What follows belongs to an exercise in optimizing a design on an open flow for small area and a short achievable clock period; a production flow would make more cautious choices.
RTL that was checked went through simulation tests only; none was proved equivalent to the original.
Some runs may be left out. An edit can pass the tests and still lose a function that they never use.
The RTL of run 2 was laid out without a check of its function.
No activity file was given, so power comes from the tool's default toggle rates.

**design/flow/design.v**
```verilog
`timescale 1ns/1ps
module ALUControl(
    input logic [6:0] opcode,
    input logic [6:0] funct7,
    input logic [2:0] funct3,
    output logic [3:0] alu_control
);
    localparam logic [6:0] OP     = 7'b0110011;
    localparam logic [6:0] OP_IMM = 7'b0010011;
    localparam logic [3:0] ADD = 4'd0, SUB = 4'd1, XOR = 4'd2, OR = 4'd3, AND = 4'd4,
                           SLL = 4'd5, SRL = 4'd6, SRA = 4'd7, SLT = 4'd8, SLTU = 4'd9;
    localparam logic [2:0] ALU_ADD_SUB = 3'h0, ALU_XOR = 3'h4, ALU_OR = 3'h6, ALU_AND = 3'h7,
                           ALU_SLL = 3'h1, ALU_SRA_SLL = 3'h5, ALU_SLT = 3'h2, ALU_SLTU = 3'h3;
    always_comb begin
        if(opcode == OP)begin
            case(funct3)
                ALU_ADD_SUB: alu_control = (funct7[5]) ? SUB : ADD;
                ALU_XOR:     alu_control = XOR;
                ALU_OR:      alu_control = OR;
                ALU_AND:     alu_control = AND;
                ALU_SLL:     alu_control = SLL;
                ALU_SRA_SLL: alu_control = (funct7[5]) ? SRA: SRL;
                ALU_SLT:     alu_control = SLT;
                ALU_SLTU:    alu_control = SLTU;
                default:     alu_control = ADD;
            endcase
        end
        else if(opcode == OP_IMM)begin
            case(funct3)
                ALU_ADD_SUB: alu_control = ADD;  
                ALU_XOR:     alu_control = XOR;
                ALU_OR:      alu_control = OR;
                ALU_AND:     alu_control = AND;
                ALU_SLL:     alu_control = SLL;
                ALU_SRA_SLL: alu_control = (funct7[5]) ? SRA: SRL;
                ALU_SLT:     alu_control = SLT;
                ALU_SLTU:    alu_control = SLTU;
                default:     alu_control = ADD;
            endcase
        end
        else
            alu_control = ADD;
    end
endmodule
`timescale 1ns/1ps
module ALU #(parameter DATA_WIDTH = 32)(
    input  logic [DATA_WIDTH-1:0] rdata_1,    
    input  logic [DATA_WIDTH-1:0] rdata_2,    
    input  logic [3:0]            alu_control,  
    output logic [DATA_WIDTH-1:0] alu_result,   
    output logic                  zero_flag     
);
    localparam logic [3:0] ADD = 4'd0, SUB = 4'd1, XOR = 4'd2, OR = 4'd3, AND = 4'd4,
                           SLL = 4'd5, SRL = 4'd6, SRA = 4'd7, SLT = 4'd8, SLTU = 4'd9;
    logic [4:0] shamt;
    assign shamt = rdata_2[4:0];
    always_comb begin
        case (alu_control)
            ADD:  alu_result = rdata_1 + rdata_2;
            SUB:  alu_result = rdata_1 - rdata_2;
            XOR:  alu_result = rdata_1 ^ rdata_2;
            OR:   alu_result = rdata_1 | rdata_2;
            AND:  alu_result = rdata_1 & rdata_2;
            SLL:  alu_result = rdata_1 << shamt;
            SRL:  alu_result = rdata_1 >> shamt;
            SRA:  alu_result = $signed(rdata_1) >>> shamt;
            SLT:  alu_result = ($signed(rdata_1) < $signed(rdata_2)) ? 1 : 0;
            SLTU: alu_result = ($unsigned(rdata_1) < $unsigned(rdata_2)) ? 1 : 0;
            default: alu_result = '0;  
        endcase
    end
    assign zero_flag = (alu_result == 0);
endmodule
`timescale 1ns/1ps
module BranchUnit #(parameter ADDR_WIDTH = 32, DATA_WIDTH = 32)(
    input logic [ADDR_WIDTH-1:0] instruction_addr,
    input logic [DATA_WIDTH-1:0] rs1_data_branch,
    input logic [DATA_WIDTH-1:0] rs2_data_branch,
    input logic [6:0] opcode,
    input logic [ADDR_WIDTH-1:0] immediate,
    input logic [2:0] funct3,
    input logic predict_taken,
    input logic [ADDR_WIDTH-1:0] predict_target,
    output logic mispredict,
    output logic actual_taken,
    output logic [ADDR_WIDTH-1:0] actual_target,
    output logic [ADDR_WIDTH-1:0] update_pc,
    output logic [ADDR_WIDTH-1:0] nextPC,
    output logic isJump
);
    localparam logic [6:0] JAL = 7'b1101111, JALR = 7'b1100111, BRANCH = 7'b1100011;
    localparam logic [2:0] BEQ = 3'h0, BNE = 3'h1, BLT = 3'h4, BGE = 3'h5, BLTU = 3'h6, BGEU = 3'h7;
    logic [ADDR_WIDTH-1:0]branchTarget, jalTarget, jalrTarget;
    assign branchTarget = instruction_addr + immediate;
    assign jalTarget    = branchTarget;
    assign jalrTarget   = (rs1_data_branch + immediate);
    assign nextPC       = (opcode == JALR || opcode == JAL) ? (instruction_addr + 32'h4) : 'h0;
    always_comb begin
        if(opcode == BRANCH)begin
            case(funct3)
                BEQ: actual_taken  = (rs1_data_branch == rs2_data_branch) ? 1 : 0;
                BNE: actual_taken  = (rs1_data_branch != rs2_data_branch) ? 1 : 0;
                BLT: actual_taken  = ($signed(rs1_data_branch) < $signed(rs2_data_branch)) ? 1 : 0;
                BGE: actual_taken  = ($signed(rs1_data_branch) >= $signed(rs2_data_branch)) ? 1 : 0;
                BLTU: actual_taken = ($unsigned(rs1_data_branch) < $unsigned(rs2_data_branch)) ? 1 : 0;
                BGEU: actual_taken = ($unsigned(rs1_data_branch) >= $unsigned(rs2_data_branch)) ? 1 : 0;
                default: actual_taken = 0;
            endcase
        end
        else if(opcode == JAL || opcode == JALR) begin
            actual_taken = 1;
        end
        else begin
            actual_taken = 0;
        end
    end
    assign isJump = (opcode == JAL || opcode == JALR);
    always_comb begin
        update_pc = instruction_addr;
        if(opcode == JALR)
            actual_target = jalrTarget;
        else if(opcode == JAL)
            actual_target = jalTarget;
        else begin
            if(actual_taken)
                actual_target = branchTarget;
            else
                actual_target = instruction_addr + 'h4;
        end
    end
    assign mispredict = (actual_target != predict_target) || (actual_taken != predict_taken);
endmodule
`timescale 1ns/1ps
module AddressGenerator #(parameter ADDR_WIDTH = 32, DATA_WIDTH = 32, ROB_WIDTH = 5, PHY_WIDTH = 6)(
    input  logic                  isLoad,
    input  logic                  isStore,
    input  logic [ADDR_WIDTH-1:0] addr,
    input  logic [DATA_WIDTH-1:0] data,
    input  logic [2:0]funct3,  
    input  logic [ROB_WIDTH-1:0]  rob_id,
    input  logic [PHY_WIDTH-1:0]  rd_phy,
    output logic [ADDR_WIDTH-1:0] store_waddr,  
    output logic [DATA_WIDTH-1:0] store_wdata,  
    output logic [ROB_WIDTH-1:0]  store_rob_id,
    output logic                  store_valid,
    output logic [2:0]            load_funct3,
    output logic [ADDR_WIDTH-1:0] load_raddr,
    output logic [ROB_WIDTH-1:0]  load_rob_id,
    output logic [PHY_WIDTH-1:0]  load_rd_phy,
    output logic                  load_valid
);
    localparam logic [2:0] SB = 3'h0, SH = 3'h1, SW = 3'h2;
    logic [1:0]memory_index;
    assign memory_index = addr[1:0];
    always_comb begin
        if(isStore)begin   
            store_valid  = 1;
            store_waddr  = addr;  
            store_rob_id = rob_id;
            case(funct3)
                SB: store_wdata  = ({24'h0, data[7:0]} << {memory_index, 3'b000});
                SH:begin
                    if(memory_index[1])
                        store_wdata = {data[15:0], 16'h0000};
                    else
                        store_wdata = {16'h0000, data[15:0]};
                end
                SW: store_wdata = data;
                default: store_wdata = data;
            endcase 
        end
        else begin
            store_waddr  = 0;
            store_wdata  = 0;
            store_valid  = 0;
            store_rob_id = 0;
        end
    end
    always_comb begin
        if(isLoad)begin
            load_funct3 = funct3;
            load_raddr  = addr;
            load_rob_id = rob_id;
            load_rd_phy = rd_phy;
            load_valid  = 1;
        end
        else begin
            load_funct3 = 0;
            load_raddr  = 0;
            load_rob_id = 0;
            load_rd_phy = 0;
            load_valid  = 0;
        end
    end
endmodule
`timescale 1ns/1ps
module ExecuteStage #(parameter ADDR_WIDTH = 32, DATA_WIDTH = 32, ROB_WIDTH = 5, PHY_WIDTH = 6)(
    input  logic                  clk,
    input  logic                  rst,
    input  logic                  flush,
    input  logic                  alu_in_valid,
    input  logic [6:0]            alu_in_opcode,
    input  logic [6:0]            alu_in_funct7,
    input  logic [2:0]            alu_in_funct3,
    input  logic [DATA_WIDTH-1:0] alu_in_imm,
    input  logic [ROB_WIDTH-1:0]  alu_in_rob_id,
    input  logic [PHY_WIDTH-1:0]  alu_in_rd_phy,
    input  logic [DATA_WIDTH-1:0] alu_in_rs1_data,
    input  logic [DATA_WIDTH-1:0] alu_in_rs2_data,
    input  logic                  ls_in_valid,
    input  logic [6:0]            ls_in_opcode,
    input  logic [2:0]            ls_in_funct3,
    input  logic [DATA_WIDTH-1:0] ls_in_imm,
    input  logic [ROB_WIDTH-1:0]  ls_in_rob_id,
    input  logic [PHY_WIDTH-1:0]  ls_in_rd_phy,
    input  logic [DATA_WIDTH-1:0] ls_in_rs1_data,
    input  logic [DATA_WIDTH-1:0] ls_in_rs2_data,
    input  logic                  br_in_valid,
    input  logic [ADDR_WIDTH-1:0] br_in_pc,
    input  logic [6:0]            br_in_opcode,
    input  logic [2:0]            br_in_funct3,
    input  logic [DATA_WIDTH-1:0] br_in_imm,
    input  logic                  br_in_predict_taken,
    input  logic [ADDR_WIDTH-1:0] br_in_predict_target,
    input  logic [ROB_WIDTH-1:0]  br_in_rob_id,
    input  logic [PHY_WIDTH-1:0]  br_in_rd_phy,
    input  logic [DATA_WIDTH-1:0] br_in_rs1_data,
    input  logic [DATA_WIDTH-1:0] br_in_rs2_data,
    output logic                  alu_valid,
    output logic [ROB_WIDTH-1:0]  alu_rob_id,
    output logic [DATA_WIDTH-1:0] alu_result,
    output logic [PHY_WIDTH-1:0]  rd_phy_alu,
    output logic                  store_valid,
    output logic [ADDR_WIDTH-1:0] store_waddr,
    output logic [DATA_WIDTH-1:0] store_wdata,
    output logic [ROB_WIDTH-1:0]  store_rob_id,
    output logic                  load_valid,
    output logic [2:0]            load_funct3,
    output logic [ADDR_WIDTH-1:0] load_raddr,
    output logic [ROB_WIDTH-1:0]  load_rob_id,
    output logic [PHY_WIDTH-1:0]  load_rd_phy,
    output logic                  branch_valid,
    output logic [ROB_WIDTH-1:0]  branch_rob_id,
    output logic                  actual_taken,
    output logic                  mispredict,
    output logic [ADDR_WIDTH-1:0] actual_target,
    output logic [ADDR_WIDTH-1:0] update_pc,
    output logic [ADDR_WIDTH-1:0] nextPC,
    output logic [PHY_WIDTH-1:0]  rd_phy_branch,
    output logic                  isJump
);
    localparam logic [6:0] LOAD = 7'b0000011, OP_IMM = 7'b0010011, STORE = 7'b0100011,
                           LUI = 7'b0110111, AUIPC = 7'b0010111;
    logic alu_issue_valid, ls_issue_valid, br_issue_valid;
    assign alu_issue_valid = !flush && alu_in_valid;
    assign ls_issue_valid  = !flush && ls_in_valid;
    assign br_issue_valid  = !flush && br_in_valid;
    logic [3:0] alu_control;
    logic [DATA_WIDTH-1:0] alu_out;
    logic zero_flag;
    ALUControl alu_ctrl(
        .opcode(alu_in_opcode),
        .funct7(alu_in_funct7),
        .funct3(alu_in_funct3),
        .alu_control(alu_control)
    );
    logic [DATA_WIDTH-1:0] rdata_1;
    logic [DATA_WIDTH-1:0] rdata_2;
    assign rdata_1 = alu_in_rs1_data;
    assign rdata_2 = (alu_in_opcode == OP_IMM || alu_in_opcode == LUI || alu_in_opcode == AUIPC) ?
                        alu_in_imm : alu_in_rs2_data;
    ALU #(DATA_WIDTH) alu(
        .rdata_1(rdata_1),
        .rdata_2(rdata_2),
        .alu_control(alu_control),
        .alu_result(alu_out),
        .zero_flag(zero_flag)
    );
    logic [ADDR_WIDTH-1:0] addr;
    logic [DATA_WIDTH-1:0] data;
    logic isLoad, isStore;
    logic [ROB_WIDTH-1:0] ls_rob_id;
    always_comb begin
        addr      = ls_in_rs1_data + ls_in_imm;
        data      = ls_in_rs2_data;
        isLoad    = (ls_issue_valid) ? (ls_in_opcode == LOAD) : 0;
        isStore   = (ls_issue_valid) ? (ls_in_opcode == STORE) : 0;
        ls_rob_id = (ls_issue_valid) ? ls_in_rob_id : 0;
    end
    logic [ADDR_WIDTH-1:0] st_waddr;
    logic [DATA_WIDTH-1:0] st_wdata;
    logic [ROB_WIDTH-1:0]  st_rob_id;
    logic                  st_valid;
    logic [2:0]            ld_funct3;
    logic [ADDR_WIDTH-1:0] ld_raddr;
    logic [ROB_WIDTH-1:0]  ld_rob_id;
    logic [PHY_WIDTH-1:0]  ld_rd_phy;
    logic                  ld_valid;
    AddressGenerator #(ADDR_WIDTH, DATA_WIDTH, ROB_WIDTH, PHY_WIDTH) load_store_unit(
        .isLoad(isLoad),
        .isStore(isStore),
        .addr(addr),
        .data(data),
        .funct3(ls_in_funct3),
        .rob_id(ls_rob_id),
        .rd_phy(ls_in_rd_phy),
        .store_waddr(st_waddr),
        .store_wdata(st_wdata),
        .store_rob_id(st_rob_id),
        .store_valid(st_valid),
        .load_raddr(ld_raddr),
        .load_funct3(ld_funct3),
        .load_rob_id(ld_rob_id),
        .load_rd_phy(ld_rd_phy),
        .load_valid(ld_valid)
    );
    logic                  br_mispredict, br_taken, br_isJump;
    logic [ADDR_WIDTH-1:0] br_target, br_update_pc, br_nextPC;
    BranchUnit #(ADDR_WIDTH, DATA_WIDTH) branchUnit(
        .instruction_addr(br_in_pc),
        .rs1_data_branch(br_in_rs1_data),
        .rs2_data_branch(br_in_rs2_data),
        .opcode(br_in_opcode),
        .immediate(br_in_imm),
        .funct3(br_in_funct3),
        .predict_taken(br_in_predict_taken),
        .predict_target(br_in_predict_target),
        .mispredict(br_mispredict),
        .actual_taken(br_taken),
        .actual_target(br_target),
        .update_pc(br_update_pc),
        .nextPC(br_nextPC),
        .isJump(br_isJump)
    );
    always_ff @(posedge clk or posedge rst) begin
        if(rst) begin
            alu_valid     <= 0;
            alu_rob_id    <= 0;
            alu_result    <= 0;
            rd_phy_alu    <= 0;
            store_waddr   <= 0;
            store_wdata   <= 0;
            store_rob_id  <= 0;
            store_valid   <= 0;
            load_funct3   <= 0;
            load_valid    <= 0;
            load_raddr    <= 0;
            load_rob_id   <= 0;
            load_rd_phy   <= 0;
            branch_valid  <= 0;
            branch_rob_id <= 0;
            actual_taken  <= 0;
            actual_target <= 0;
            nextPC        <= 0;
            update_pc     <= 0;
            rd_phy_branch <= 0;
            isJump        <= 0;
            mispredict    <= 0;
        end
        else begin
            alu_valid     <= alu_issue_valid;
            alu_result    <= alu_out;
            alu_rob_id    <= alu_in_rob_id;
            rd_phy_alu    <= alu_in_rd_phy;
            store_waddr   <= st_waddr;
            store_wdata   <= st_wdata;
            store_rob_id  <= st_rob_id;
            store_valid   <= st_valid;
            load_funct3   <= ld_funct3;
            load_raddr    <= ld_raddr;
            load_rob_id   <= ld_rob_id;
            load_rd_phy   <= ld_rd_phy;
            load_valid    <= ld_valid;
            branch_valid  <= br_issue_valid;
            branch_rob_id <= br_in_rob_id;
            actual_taken  <= br_taken;
            mispredict    <= br_mispredict;
            actual_target <= br_target;
            update_pc     <= br_update_pc;
            nextPC        <= br_nextPC;
            rd_phy_branch <= br_in_rd_phy;
            isJump        <= br_isJump;
        end
    end
endmodule
```
**design/flow/run.sh**
```bash
#!/bin/bash
# synth_recipe.tcl (not shown) runs the flow's synth.tcl, then flattens the netlist and writes it again
# the make line also repeats each setting of config.mk as NAME=value (left out here)
make -C /OpenROAD-flow-scripts/flow DESIGN_CONFIG=/design/flow/config.mk WORK_HOME=/design/flow/orfs CLKGATE_MAP_FILE= SYNTH_SCRIPT=/design/flow/synth_recipe.tcl finish
```
**design/flow/config.mk**
```make
export PLATFORM = sky130hd
export DESIGN_NAME = ExecuteStage
export DESIGN_NICKNAME = ExecuteStage
export VERILOG_FILES = /design/flow/design.v
export SDC_FILE = /design/flow/constraint.sdc
export NUM_CORES = 4
export LEC_CHECK = 0
export CAP_MARGIN = 20
export CORE_MARGIN = 2
export CORE_UTILIZATION = 40
export PLACE_DENSITY = 0.6
export SETUP_SLACK_MARGIN = 0.3
export SLEW_MARGIN = 20
```
**design/flow/constraint.sdc**
```tcl
create_clock -name core_clock -period 6.0 [get_ports {clk}]
set_input_delay 1.2000 -clock core_clock [delete_from_list [all_inputs] [get_ports {clk}]]
set_output_delay 1.2000 -clock core_clock [all_outputs]
set_load 0.01 [all_outputs]
```
==> run_1/clk_routes.png <==
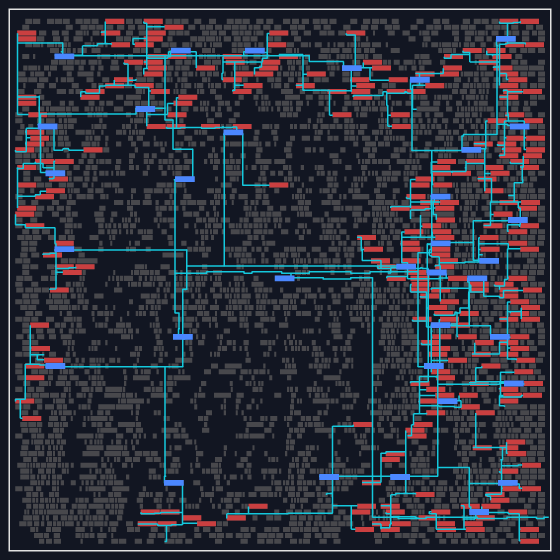
Key: red = flip-flops [count 272]; cyan = clock wires [length 4,450 um]; blue = clock drivers [count 34]
There are 35 routed clock nets.

==> run_1/layer_met1.png <==
Supply wires on this layer in grey.
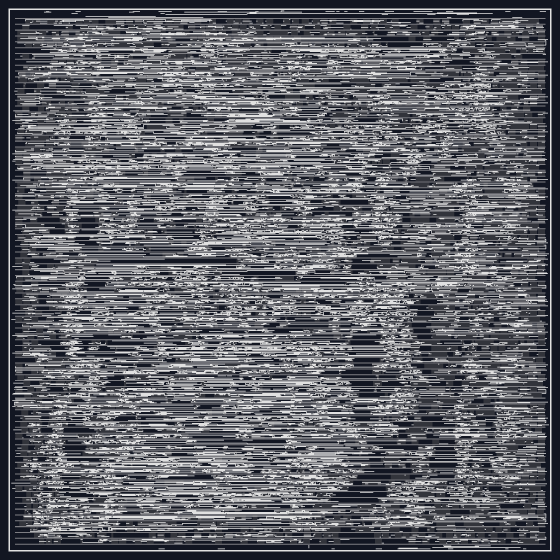
The wires run mostly horizontal. The layer holds 40% of the routed length.

==> run_1/clock_tree.png <==
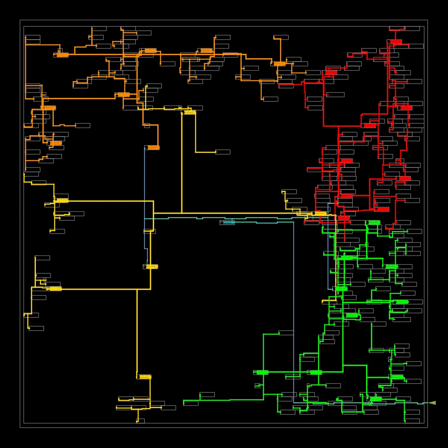
H-tree lvl count: 2
CTS Buf Count: 34
CTS Sinks: 272

==> flow_summary_export.csv, run 1 <==
group,metric,value,unit
status,status,"finished clean",
global_routing,met1_usage,0.505,
sta,setup_viol,0,
yosys,synth_nets,3643,
yosys,yosysMostFrequentCell,"nor2_1",
cells_and_area,fin_nets,4495,
setup_path,crit_start,"br_in_rs2_data[29]",
drt,drt_iter0_markers,2998,
global_routing,top_usage_layer,"met2",
drt,vias,28090,
placed_design,gp_congestion,0.985,
setup_path,critPathArrivalTime,6.04,ns
floorplanning,die_height,251,um
global_routing,antenna_found_initial,22,
pwr,max-vdd-ir-drop,0.000168,V
yosys,ys_seq_area_frac,0.278,
sta,min_period_over_period,0.939,
setup_path,cpMostUsedCell,"buf_4",
sta,hold_viol,0,
cts,clkTransAtPathRegs,0.06,ns
placed_design,dpl.hpwl,103,mm
worst_hold_path,hold_class,"in2async",
yosys,synthTopCellsByArea,"dfrtp_1 (28%), ha_1 (11%), nor2_1 (6.2%)",
cts,postCtsHoldBufs,0,
cts,clockBufferDepth,3,
setup_path,crit_family,"compound AO/OA/AOI/OAI gates",
sta,finalMaxSlewViolations,0,
yosys,synth_flop_cell,"dfrtp_1",
drt,viasPerCell,6.03,
job,maxCapViolCount,0,
cells_and_area,final_util,0.587,
sta,rsz0062_at_grt,"true",
setup_path,cp.required,6.41,ns
placed_design,placed_cells,4580,
floorplanning,start_util,0.405,
yosys,async_reset_ff_frac,1.00,
setup_path,crit_fanout,3,
cells_and_area,drive_gt1_frac,0.127,
yosys,ys_warn_count,5,
drt,final_antenna_net_count,0,
yosys,syn_inst,2986,
cts,cts-root-buf,"clkbuf_16",
yosys,synth.top_cells.by_count,"nor2_1 (405), dfrtp_1 (272), nand2_1 (228), ha_1 (223), a21oi_1 (222)",
setup_path,setup.worst_path.end,"mispredict",
cells_and_area,design_area,35500,sq um
setup_path,slowest_stage,"or4_4",
yosys,synth_edf_count,0,
setup_path,path_buf_inv,5,
pwr,powerDensity,191,nW/um^2
yosys,syn_area,24500,sq um
sta,relSlewSlack,0.317,
floorplanning,io_pins,701,
placed_design,post_dp_cell_area,34000,sq um
cts,cts_resized,11,
cells_and_area,instances_no_fill,4661,
drt,finalWirelength,128,mm
setup_path,end_kind,"flip-flop",
placed_design,io_buffers,694,
run 1: power breakdown:
| group | switching, uW | leakage (uW) | internal (uW) |
|---|---|---|---|
| combinational | 1460 | 0.0115 | 1160 |
| clock | 887 | 0.000582 | 1340 |
| sequential | 33.9 | 0.00351 | 1910 |
run 1: sequential cells by signal (all words and copies together), names as in the netlist, 3 cells and up:
signal,count
actual_target,32
alu_result,32
load_raddr,32
nextPC,32
store_waddr,32
store_wdata,32
update_pc,32
load_rd_phy,6
rd_phy_alu,6
rd_phy_branch,6
alu_rob_id,5
branch_rob_id,5
load_rob_id,5
store_rob_id,5
load_funct3,3
run 1: kinds of logic after synthesis:
logic type               after synthesis  share of synthesized area
AO/OA/AOI/OAI                        899                      0.242
XOR/XNOR                             131                     0.0474
adder cells (fa/ha/maj)              228                      0.118
buffers and inverters                321                     0.0510
flip-flops                           272                      0.278
multiplexers                         148                     0.0783
AND/OR/NAND/NOR                      987                      0.186
run 1: routing by layer:
layer / vias up / share of wire
met1: 13574 / 0.40
met5: - / 0.00022
met4: 4 / 0.055
li1: 12566 / -
met3: 331 / 0.097
met2: 1615 / 0.44
run 1: cells in the final DEF, fill, tap and decap left out, types with 15 or more instances in the layout:
cell and count:
clkdlybuf4s50_1 693, nor2_1 404, buf_4 281, dfrtp_1 272
nand2_1 226, ha_1 223, a21oi_1 217, o21ai_0 180
inv_1 153, mux2i_1 76, xor2_1 70, nand3_1 64
xnor2_1 60, o211ai_1 56, nor3_1 55, a211oi_1 52
a22oi_1 42, mux2_2 36, o22ai_1 36, a31oi_1 35
clkbuf_16 35, a21o_1 33, nand4_1 33, and2_1 32
or3_1 31, mux4_2 31, nor2b_1 26, o21bai_1 25
nand2b_1 24, and3_1 23, o21a_1 18, a211o_1 16
diode_2 15, o31ai_1 15
run 1: cell type report:
class,count,area [sq um],share of cell area
Multi-Input combinational cell,2393,16700,0.472
Timing Repair Buffer,979,9130,0.257
Sequential cell,272,6810,0.192
Clock buffer,50,1000,0.0283
Tap cell,782,978,0.0276
Inverter,158,597,0.0168
Clock inverter,12,189,0.00533
Antenna cell,15,37.5,0.00106
run 1: stage by stage:
stage	setup WS (ns)	total power [uW]
6_report	0.366	6790
5_1_grt	0.237	7050
2_1_floorplan	0.327	3270
4_1_cts	0.319	6730
3_5_place_dp	-0.526	4480
3_3_place_gp	-0.506	4450
--- run 2 (changed files replaced; the others as in run 1) ---
==> design/flow/design.v <==
`timescale 1ns/1ps
module ALUControl(
    input  logic [6:0] opcode,
    input  logic [6:0] funct7,
    input  logic [2:0] funct3,
    output logic       use_imm,    
    output logic [2:0] op,         
    output logic       sub,        
    output logic       arith       
);
    localparam logic [6:0] OP = 7'b0110011, OP_IMM = 7'b0010011,
                           LUI = 7'b0110111, AUIPC = 7'b0010111;
    logic is_op, is_opi;
    assign is_op   = (opcode == OP);
    assign is_opi  = (opcode == OP_IMM);
    assign use_imm = is_opi || (opcode == LUI) || (opcode == AUIPC);
    assign op      = (is_op || is_opi) ? funct3 : 3'd0;
    assign sub     = (op == 3'd2) || (op == 3'd3) || (is_op && funct3 == 3'd0 && funct7[5]);
    assign arith   = funct7[5];
endmodule
`timescale 1ns/1ps
module ALU #(parameter DATA_WIDTH = 32)(
    input  logic [DATA_WIDTH-1:0] a,
    input  logic [DATA_WIDTH-1:0] b,
    input  logic [2:0]            op,
    input  logic                  sub,
    input  logic                  arith,
    output logic [DATA_WIDTH-1:0] result
);
    localparam W = DATA_WIDTH;
    logic [W+1:0] sum_x;
    logic [W-1:0] sum;
    logic         cout, lt, ltu;
    assign sum_x = {1'b0, a, 1'b1} + {1'b0, b ^ {W{sub}}, sub};
    assign sum   = sum_x[W:1];
    assign cout  = sum_x[W+1];
    assign ltu   = !cout;
    assign lt    = (a[W-1] ^ b[W-1]) ? a[W-1] : sum[W-1];
    logic [W-1:0] a_rev, sh_in, sr;
    logic         fill;
    always_comb for (int i = 0; i < W; i++) a_rev[i] = a[W-1-i];
    assign sh_in = (op == 3'd1) ? a_rev : a;
    assign fill  = arith && a[W-1] && (op == 3'd5);
    assign sr    = $signed({fill, sh_in}) >>> b[4:0];
    logic [W-1:0] sl;
    always_comb for (int i = 0; i < W; i++) sl[i] = sr[W-1-i];
    always_comb begin
        case (op)
            3'd0: result = sum;
            3'd1: result = sl;
            3'd2: result = {{(W-1){1'b0}}, lt};
            3'd3: result = {{(W-1){1'b0}}, ltu};
            3'd4: result = a ^ b;
            3'd5: result = sr;
            3'd6: result = a | b;
            default: result = a & b;
        endcase
    end
endmodule
`timescale 1ns/1ps
module BranchUnit #(parameter ADDR_WIDTH = 32, DATA_WIDTH = 32)(
    input  logic [ADDR_WIDTH-1:0] pc,
    input  logic [DATA_WIDTH-1:0] x,
    input  logic [DATA_WIDTH-1:0] y,
    input  logic [6:0]            opcode,
    input  logic [ADDR_WIDTH-1:0] imm,
    input  logic [2:0]            funct3,
    input  logic                  predict_taken,
    input  logic [ADDR_WIDTH-1:0] predict_target,
    output logic                  mispredict,
    output logic                  actual_taken,
    output logic [ADDR_WIDTH-1:0] actual_target,
    output logic [ADDR_WIDTH-1:0] pc_plus4,
    output logic                  isJump
);
    localparam logic [6:0] JAL = 7'b1101111, JALR = 7'b1100111, BRANCH = 7'b1100011;
    logic is_jalr, is_br;
    assign is_jalr = (opcode == JALR);
    assign is_br   = (opcode == BRANCH);
    assign isJump  = is_jalr || (opcode == JAL);
    logic [DATA_WIDTH:0] diff;
    logic eq, ltu, lt, cond;
    assign diff = {1'b0, x} + {1'b0, ~y} + 1'b1;
    assign eq   = (x == y);
    assign ltu  = !diff[DATA_WIDTH];
    assign lt   = (x[DATA_WIDTH-1] ^ y[DATA_WIDTH-1]) ? x[DATA_WIDTH-1] : diff[DATA_WIDTH-1];
    always_comb begin
        case (funct3)
            3'd0: cond = eq;
            3'd1: cond = !eq;
            3'd4: cond = lt;
            3'd5: cond = !lt;
            3'd6: cond = ltu;
            3'd7: cond = !ltu;
            default: cond = 1'b0;
        endcase
    end
    assign actual_taken = isJump || (is_br && cond);
    logic [ADDR_WIDTH-1:0] tsum;
    assign tsum     = (is_jalr ? x : pc) + imm;
    assign pc_plus4 = {pc[ADDR_WIDTH-1:2] + 1'b1, pc[1:0]};
    logic use_sum, ne_sum, ne_p4;
    assign use_sum       = isJump || (is_br && cond);
    assign actual_target = use_sum ? tsum : pc_plus4;
    assign ne_sum        = (tsum != predict_target);
    assign ne_p4         = (pc_plus4 != predict_target);
    assign mispredict    = (use_sum ? ne_sum : ne_p4) || (actual_taken != predict_taken);
endmodule
`timescale 1ns/1ps
module AddressGenerator #(parameter ADDR_WIDTH = 32, DATA_WIDTH = 32)(
    input  logic [ADDR_WIDTH-1:0] base,
    input  logic [ADDR_WIDTH-1:0] offset,
    input  logic [DATA_WIDTH-1:0] data,
    input  logic [2:0]            funct3,
    output logic [ADDR_WIDTH-1:0] addr,
    output logic [DATA_WIDTH-1:0] wdata
);
    assign addr = base + offset;
    logic [1:0] idx;
    assign idx = addr[1:0];
    always_comb begin
        case (funct3)
            3'd0:    wdata = {24'h0, data[7:0]} << {idx, 3'b000};
            3'd1:    wdata = idx[1] ? {data[15:0], 16'h0} : {16'h0, data[15:0]};
            default: wdata = data;
        endcase
    end
endmodule
`timescale 1ns/1ps
module ExecuteStage #(parameter ADDR_WIDTH = 32, DATA_WIDTH = 32, ROB_WIDTH = 5, PHY_WIDTH = 6)(
    input  logic                  clk,
    input  logic                  rst,
    input  logic                  flush,
    input  logic                  alu_in_valid,
    input  logic [6:0]            alu_in_opcode,
    input  logic [6:0]            alu_in_funct7,
    input  logic [2:0]            alu_in_funct3,
    input  logic [DATA_WIDTH-1:0] alu_in_imm,
    input  logic [ROB_WIDTH-1:0]  alu_in_rob_id,
    input  logic [PHY_WIDTH-1:0]  alu_in_rd_phy,
    input  logic [DATA_WIDTH-1:0] alu_in_rs1_data,
    input  logic [DATA_WIDTH-1:0] alu_in_rs2_data,
    input  logic                  ls_in_valid,
    input  logic [6:0]            ls_in_opcode,
    input  logic [2:0]            ls_in_funct3,
    input  logic [DATA_WIDTH-1:0] ls_in_imm,
    input  logic [ROB_WIDTH-1:0]  ls_in_rob_id,
    input  logic [PHY_WIDTH-1:0]  ls_in_rd_phy,
    input  logic [DATA_WIDTH-1:0] ls_in_rs1_data,
    input  logic [DATA_WIDTH-1:0] ls_in_rs2_data,
    input  logic                  br_in_valid,
    input  logic [ADDR_WIDTH-1:0] br_in_pc,
    input  logic [6:0]            br_in_opcode,
    input  logic [2:0]            br_in_funct3,
    input  logic [DATA_WIDTH-1:0] br_in_imm,
    input  logic                  br_in_predict_taken,
    input  logic [ADDR_WIDTH-1:0] br_in_predict_target,
    input  logic [ROB_WIDTH-1:0]  br_in_rob_id,
    input  logic [PHY_WIDTH-1:0]  br_in_rd_phy,
    input  logic [DATA_WIDTH-1:0] br_in_rs1_data,
    input  logic [DATA_WIDTH-1:0] br_in_rs2_data,
    output logic                  alu_valid,
    output logic [ROB_WIDTH-1:0]  alu_rob_id,
    output logic [DATA_WIDTH-1:0] alu_result,
    output logic [PHY_WIDTH-1:0]  rd_phy_alu,
    output logic                  store_valid,
    output logic [ADDR_WIDTH-1:0] store_waddr,
    output logic [DATA_WIDTH-1:0] store_wdata,
    output logic [ROB_WIDTH-1:0]  store_rob_id,
    output logic                  load_valid,
    output logic [2:0]            load_funct3,
    output logic [ADDR_WIDTH-1:0] load_raddr,
    output logic [ROB_WIDTH-1:0]  load_rob_id,
    output logic [PHY_WIDTH-1:0]  load_rd_phy,
    output logic                  branch_valid,
    output logic [ROB_WIDTH-1:0]  branch_rob_id,
    output logic                  actual_taken,
    output logic                  mispredict,
    output logic [ADDR_WIDTH-1:0] actual_target,
    output logic [ADDR_WIDTH-1:0] update_pc,
    output logic [ADDR_WIDTH-1:0] nextPC,
    output logic [PHY_WIDTH-1:0]  rd_phy_branch,
    output logic                  isJump
);
    localparam logic [6:0] LOAD = 7'b0000011, STORE = 7'b0100011;
    logic       use_imm, alu_sub, alu_arith;
    logic [2:0] alu_op;
    logic [DATA_WIDTH-1:0] alu_out;
    ALUControl alu_ctrl(
        .opcode(alu_in_opcode),
        .funct7(alu_in_funct7),
        .funct3(alu_in_funct3),
        .use_imm(use_imm),
        .op(alu_op),
        .sub(alu_sub),
        .arith(alu_arith)
    );
    ALU #(DATA_WIDTH) alu(
        .a(alu_in_rs1_data),
        .b(use_imm ? alu_in_imm : alu_in_rs2_data),
        .op(alu_op),
        .sub(alu_sub),
        .arith(alu_arith),
        .result(alu_out)
    );
    logic [ADDR_WIDTH-1:0] ls_addr;
    logic [DATA_WIDTH-1:0] ls_wdata;
    AddressGenerator #(ADDR_WIDTH, DATA_WIDTH) load_store_unit(
        .base(ls_in_rs1_data),
        .offset(ls_in_imm),
        .data(ls_in_rs2_data),
        .funct3(ls_in_funct3),
        .addr(ls_addr),
        .wdata(ls_wdata)
    );
    logic                  br_mispredict, br_taken, br_isJump;
    logic [ADDR_WIDTH-1:0] br_target, br_pc4;
    BranchUnit #(ADDR_WIDTH, DATA_WIDTH) branchUnit(
        .pc(br_in_pc),
        .x(br_in_rs1_data),
        .y(br_in_rs2_data),
        .opcode(br_in_opcode),
        .imm(br_in_imm),
        .funct3(br_in_funct3),
        .predict_taken(br_in_predict_taken),
        .predict_target(br_in_predict_target),
        .mispredict(br_mispredict),
        .actual_taken(br_taken),
        .actual_target(br_target),
        .pc_plus4(br_pc4),
        .isJump(br_isJump)
    );
    always_ff @(posedge clk or posedge rst) begin
        if (rst) begin
            alu_valid    <= 1'b0;
            load_valid   <= 1'b0;
            store_valid  <= 1'b0;
            branch_valid <= 1'b0;
        end else begin
            alu_valid    <= alu_in_valid && !flush;
            load_valid   <= ls_in_valid && !flush && (ls_in_opcode == LOAD);
            store_valid  <= ls_in_valid && !flush && (ls_in_opcode == STORE);
            branch_valid <= br_in_valid && !flush;
        end
    end
    logic [ADDR_WIDTH-1:0] ls_addr_q;
    logic [ROB_WIDTH-1:0]  ls_rob_q;
    logic [ADDR_WIDTH-1:0] br_pc_q;
    logic [ADDR_WIDTH-1:2] br_next_q;
    always_ff @(posedge clk) begin
        alu_result    <= alu_out;
        alu_rob_id    <= alu_in_rob_id;
        rd_phy_alu    <= alu_in_rd_phy;
        ls_addr_q     <= ls_addr;
        ls_rob_q      <= ls_in_rob_id;
        store_wdata   <= ls_wdata;
        load_funct3   <= ls_in_funct3;
        load_rd_phy   <= ls_in_rd_phy;
        branch_rob_id <= br_in_rob_id;
        rd_phy_branch <= br_in_rd_phy;
        actual_taken  <= br_taken;
        mispredict    <= br_mispredict;
        actual_target <= br_target;
        br_pc_q       <= br_in_pc;
        br_next_q     <= br_isJump ? br_pc4[ADDR_WIDTH-1:2] : '0;
        isJump        <= br_isJump;
    end
    assign store_waddr  = ls_addr_q;
    assign load_raddr   = ls_addr_q;
    assign store_rob_id = ls_rob_q;
    assign load_rob_id  = ls_rob_q;
    assign update_pc    = br_pc_q;
    assign nextPC       = {br_next_q, br_pc_q[1:0] & {2{isJump}}};
endmodule
==> run_2/flops_by_reg.png <==
Scale bar: 50 um. Other sequential cells in the stronger grey, the rest of the logic in the fainter grey.
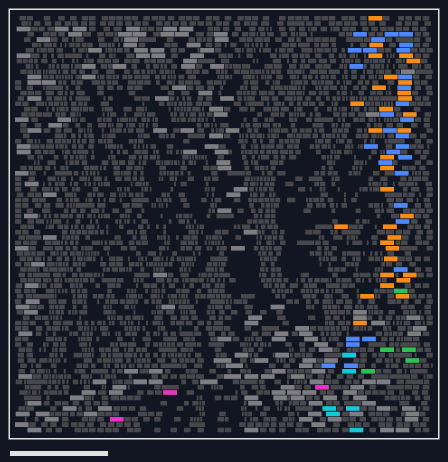
Key: blue = br_next_q [sequential cells 30, where a vertical strip on the right]; magenta = load_funct3 [sequential cells 3]; orange = actual_target [sequential cells 32]; green = ls_rob_q [sequential cells 5, where south-east]; cyan = rd_phy_branch [sequential cells 6, where south-east]
Another 157 sequential cells are not coloured.

==> run_2/clock_tree.png <==
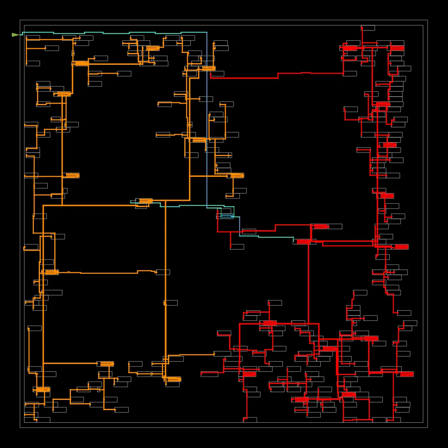
H-tree lvl count: 1
root buffer cell: clkbuf_16
CTS Buf Count: 28

==> run_2/layer_met1.png <==
Supply wires on this layer in grey.
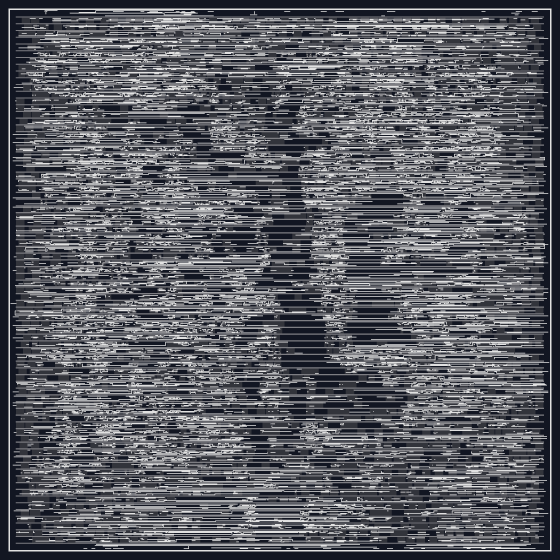
The layer carries 37.3 mm of wire. The wires run mostly horizontal. 3,396 nets have wire on it.

==> flow_summary_export.csv, run 2 <==
group,metric,value,unit
setup_path,crit_family,"compound AO/OA/AOI/OAI gates",
cts,postCtsHoldBufs,0,
placed_design,dpl.hpwl,75.6,mm
placed_design,post_dp_cell_area,27400,sq um
setup_path,end_kind,"flip-flop",
status,status,"complete, but fails checks",
yosys,ys_warn_count,4,
sta,finalMaxSlewViolations,0,
status,failed_checks,"setup timing",
setup_path,max_stage_delay,0.46,ns
cells_and_area,final_cell_mix,"clkdlybuf4s50_1 (681), buf_4 (252), dfxtp_1 (229)",
setup_path,crit_fanout,5,
placed_design,dp_slack,-1.13,ns
drt,drt_iter0_markers,1699,
drt,vias,20904,
floorplanning,die_height,218,um
cells_and_area,final_common_cell,"clkdlybuf4s50_1",
yosys,synth_edf_count,0,
placed_design,gp_congestion,1.06,
sta,hold_viol,0,
yosys,synth.top_cells.by_count,"dfxtp_1 (229), nor2_1 (212), a21oi_1 (196), ha_1 (192), nand2_1 (184)",
cells_and_area,drive_gt1_frac,0.139,
worst_hold_path,hold_class,"in2async",
setup_path,slowest_stage,"clkdlybuf4s50_1",
yosys,ys_seq_area_frac,0.256,
cts,cts_tree,"done",
yosys,async_reset_ff_frac,0.0172,
cells_and_area,fin_nets,3747,
drt,viasPerCell,5.57,
yosys,synthTopCellsByArea,"dfxtp_1 (25%), ha_1 (13%), mux2i_1 (6.4%)",
floorplanning,io_pins,701,
yosys,synth_nets,2881,
yosys,syn_area,18300,sq um
pwr,p_total,6030,uW
sta,fin_ws,-0.239,ns
yosys,synth_flop_cell,"dfxtp_1",
cts,clock_sinks,233,
setup_path,cp.required,6.45,ns
setup_path,path_buf_inv,6,
sta,min_period_over_period,1.04,
pwr,max-vdd-ir-drop,0.000213,V
sta,setup_viol,1,
cts,clkTransAtPathRegs,0.06,ns
sta,rsz0062_at_grt,"true",
placed_design,io_buffers,694,
drt,finalWirelength,91.0,mm
yosys,yosysMostFrequentCell,"dfxtp_1",
setup_path,critPathArrivalTime,6.69,ns
floorplanning,start_util,0.404,
job,maxCapViolCount,0,
cells_and_area,design_area,28800,sq um
global_routing,antenna_found_initial,14,
drt,final_antenna_net_count,0,
cells_and_area,syn2layout_area_growth,57.7,%
yosys,synth-seq-cells,233,
yosys,syn_inst,2257,
sta,relSlewSlack,0.279,
setup_path,crit_start,"br_in_rs2_data[6]",
[run 2: cell count changes after synthesis, sizes merged, moves of 31 or more]
cell and change:
nand2 -45, a21oi -31, mux2i +38, clkbuf -50, nor2 -192, nor3 -31, xnor2 +39, ha -31
dfxtp +229, o21ai -78, o211ai -50, dfrtp -268
[run 2: worst max path at each step]
stage,endpoint,slack (ns),depth (start not counted)
after floorplan,mispredict,0.27,29
after global placement,mispredict,-1.13,32
after detailed placement,mispredict,-1.13,33
after CTS,mispredict,-0.24,31
after global routing,mispredict,-0.43,32
final,mispredict,-0.24,32
[run 2: through the flow]
stage | hold slack, ns | util | std cells
after floorplan | 0.966 | - | 2257
after global placement | 1.40 | 0.606 | 3673
after detailed placement | 1.41 | 0.606 | 3673
after CTS | 0.779 | 0.632 | 3736
after global routing | 0.816 | 0.637 | 3749
final | 0.803 | 0.637 | 3750
[run 2: metal layers]
metal / vias to the layer above / GRT usage / share of wire
met2: 1059 / 0.603 / 0.46
met5: - / 0 / 0
met4: 0 / 0.131 / 0.041
li1: 9693 / - / -
met1: 9943 / 0.468 / 0.41
met3: 209 / 0.0791 / 0.090
[run 2: cell type report]
type,count,area [sq um]
fill,3923,16400
multi-input combinational,1748,12800
timing repair buffer,958,9000
sequential,233,4680
clock buffer,35,767
tap,600,751
inverter,154,596
clock inverter,15,201
antenna,7,17.5
[run 2: logic make-up after synthesis]
| family | count (synthesis) | share of synthesized area |
|---|---|---|
| simple gates | 632 | 0.160 |
| compound gates | 580 | 0.206 |
| buf+inv | 276 | 0.0647 |
| flops | 233 | 0.256 |
| fa+ha+maj | 195 | 0.135 |
| xor+xnor | 181 | 0.0868 |
| mux | 160 | 0.0918 |
[run 2: report_power, final]
group / leakage [uW] / internal, uW / total, uW / switching (uW)
sequential: 0.00197 / 1710 / 1790 / 83.2
combinational: 0.0101 / 1240 / 2420 / 1180
clock: 0.000475 / 1080 / 1820 / 740
[run 2: timing repair]
action / CTS / global route
pin swaps: 19 / 19
resized for setup: 32 / 33
buffers inserted: 13 / 7
setup endpoints to repair: 3 / 13

## re-timing with driven ports
No port has a modelled driver above. Below, the same layouts with a new extraction and two added sets of constraints.
Step 1 sets driving cells, clkbuf_16 on the clock port and buf_2 on the other inputs (assumed; they add their load-dependent delay and slew).
Step 2 times the ports against the registers' clock, not the clock port: input delays grow and output delays shrink by t, the midpoint of the rising clock arrivals with the driver on.
Slacks: no drivers / after step 1 / after step 2; pairs: no drivers / after step 1.
run	shift t [ns]	setup WS [ns]	hold WS [ns]	worst register clock-pin slew, ns	pins driven straight from the clock port
run 1	0.619	0.366 / 0.405 / -0.214	0.906 / 0.863 / 1.482	0.07 / 0.07	1
run 2	0.639	-0.239 / -0.206 / -0.845	0.803 / 0.777 / 1.416	0.07 / 0.07	1
With both steps, setup timing fails in run 1, where it was met with ideal ports. The setup slack of run 2, which loses most, moves by +0.033 ns with the drivers and by -0.606 ns with both steps.
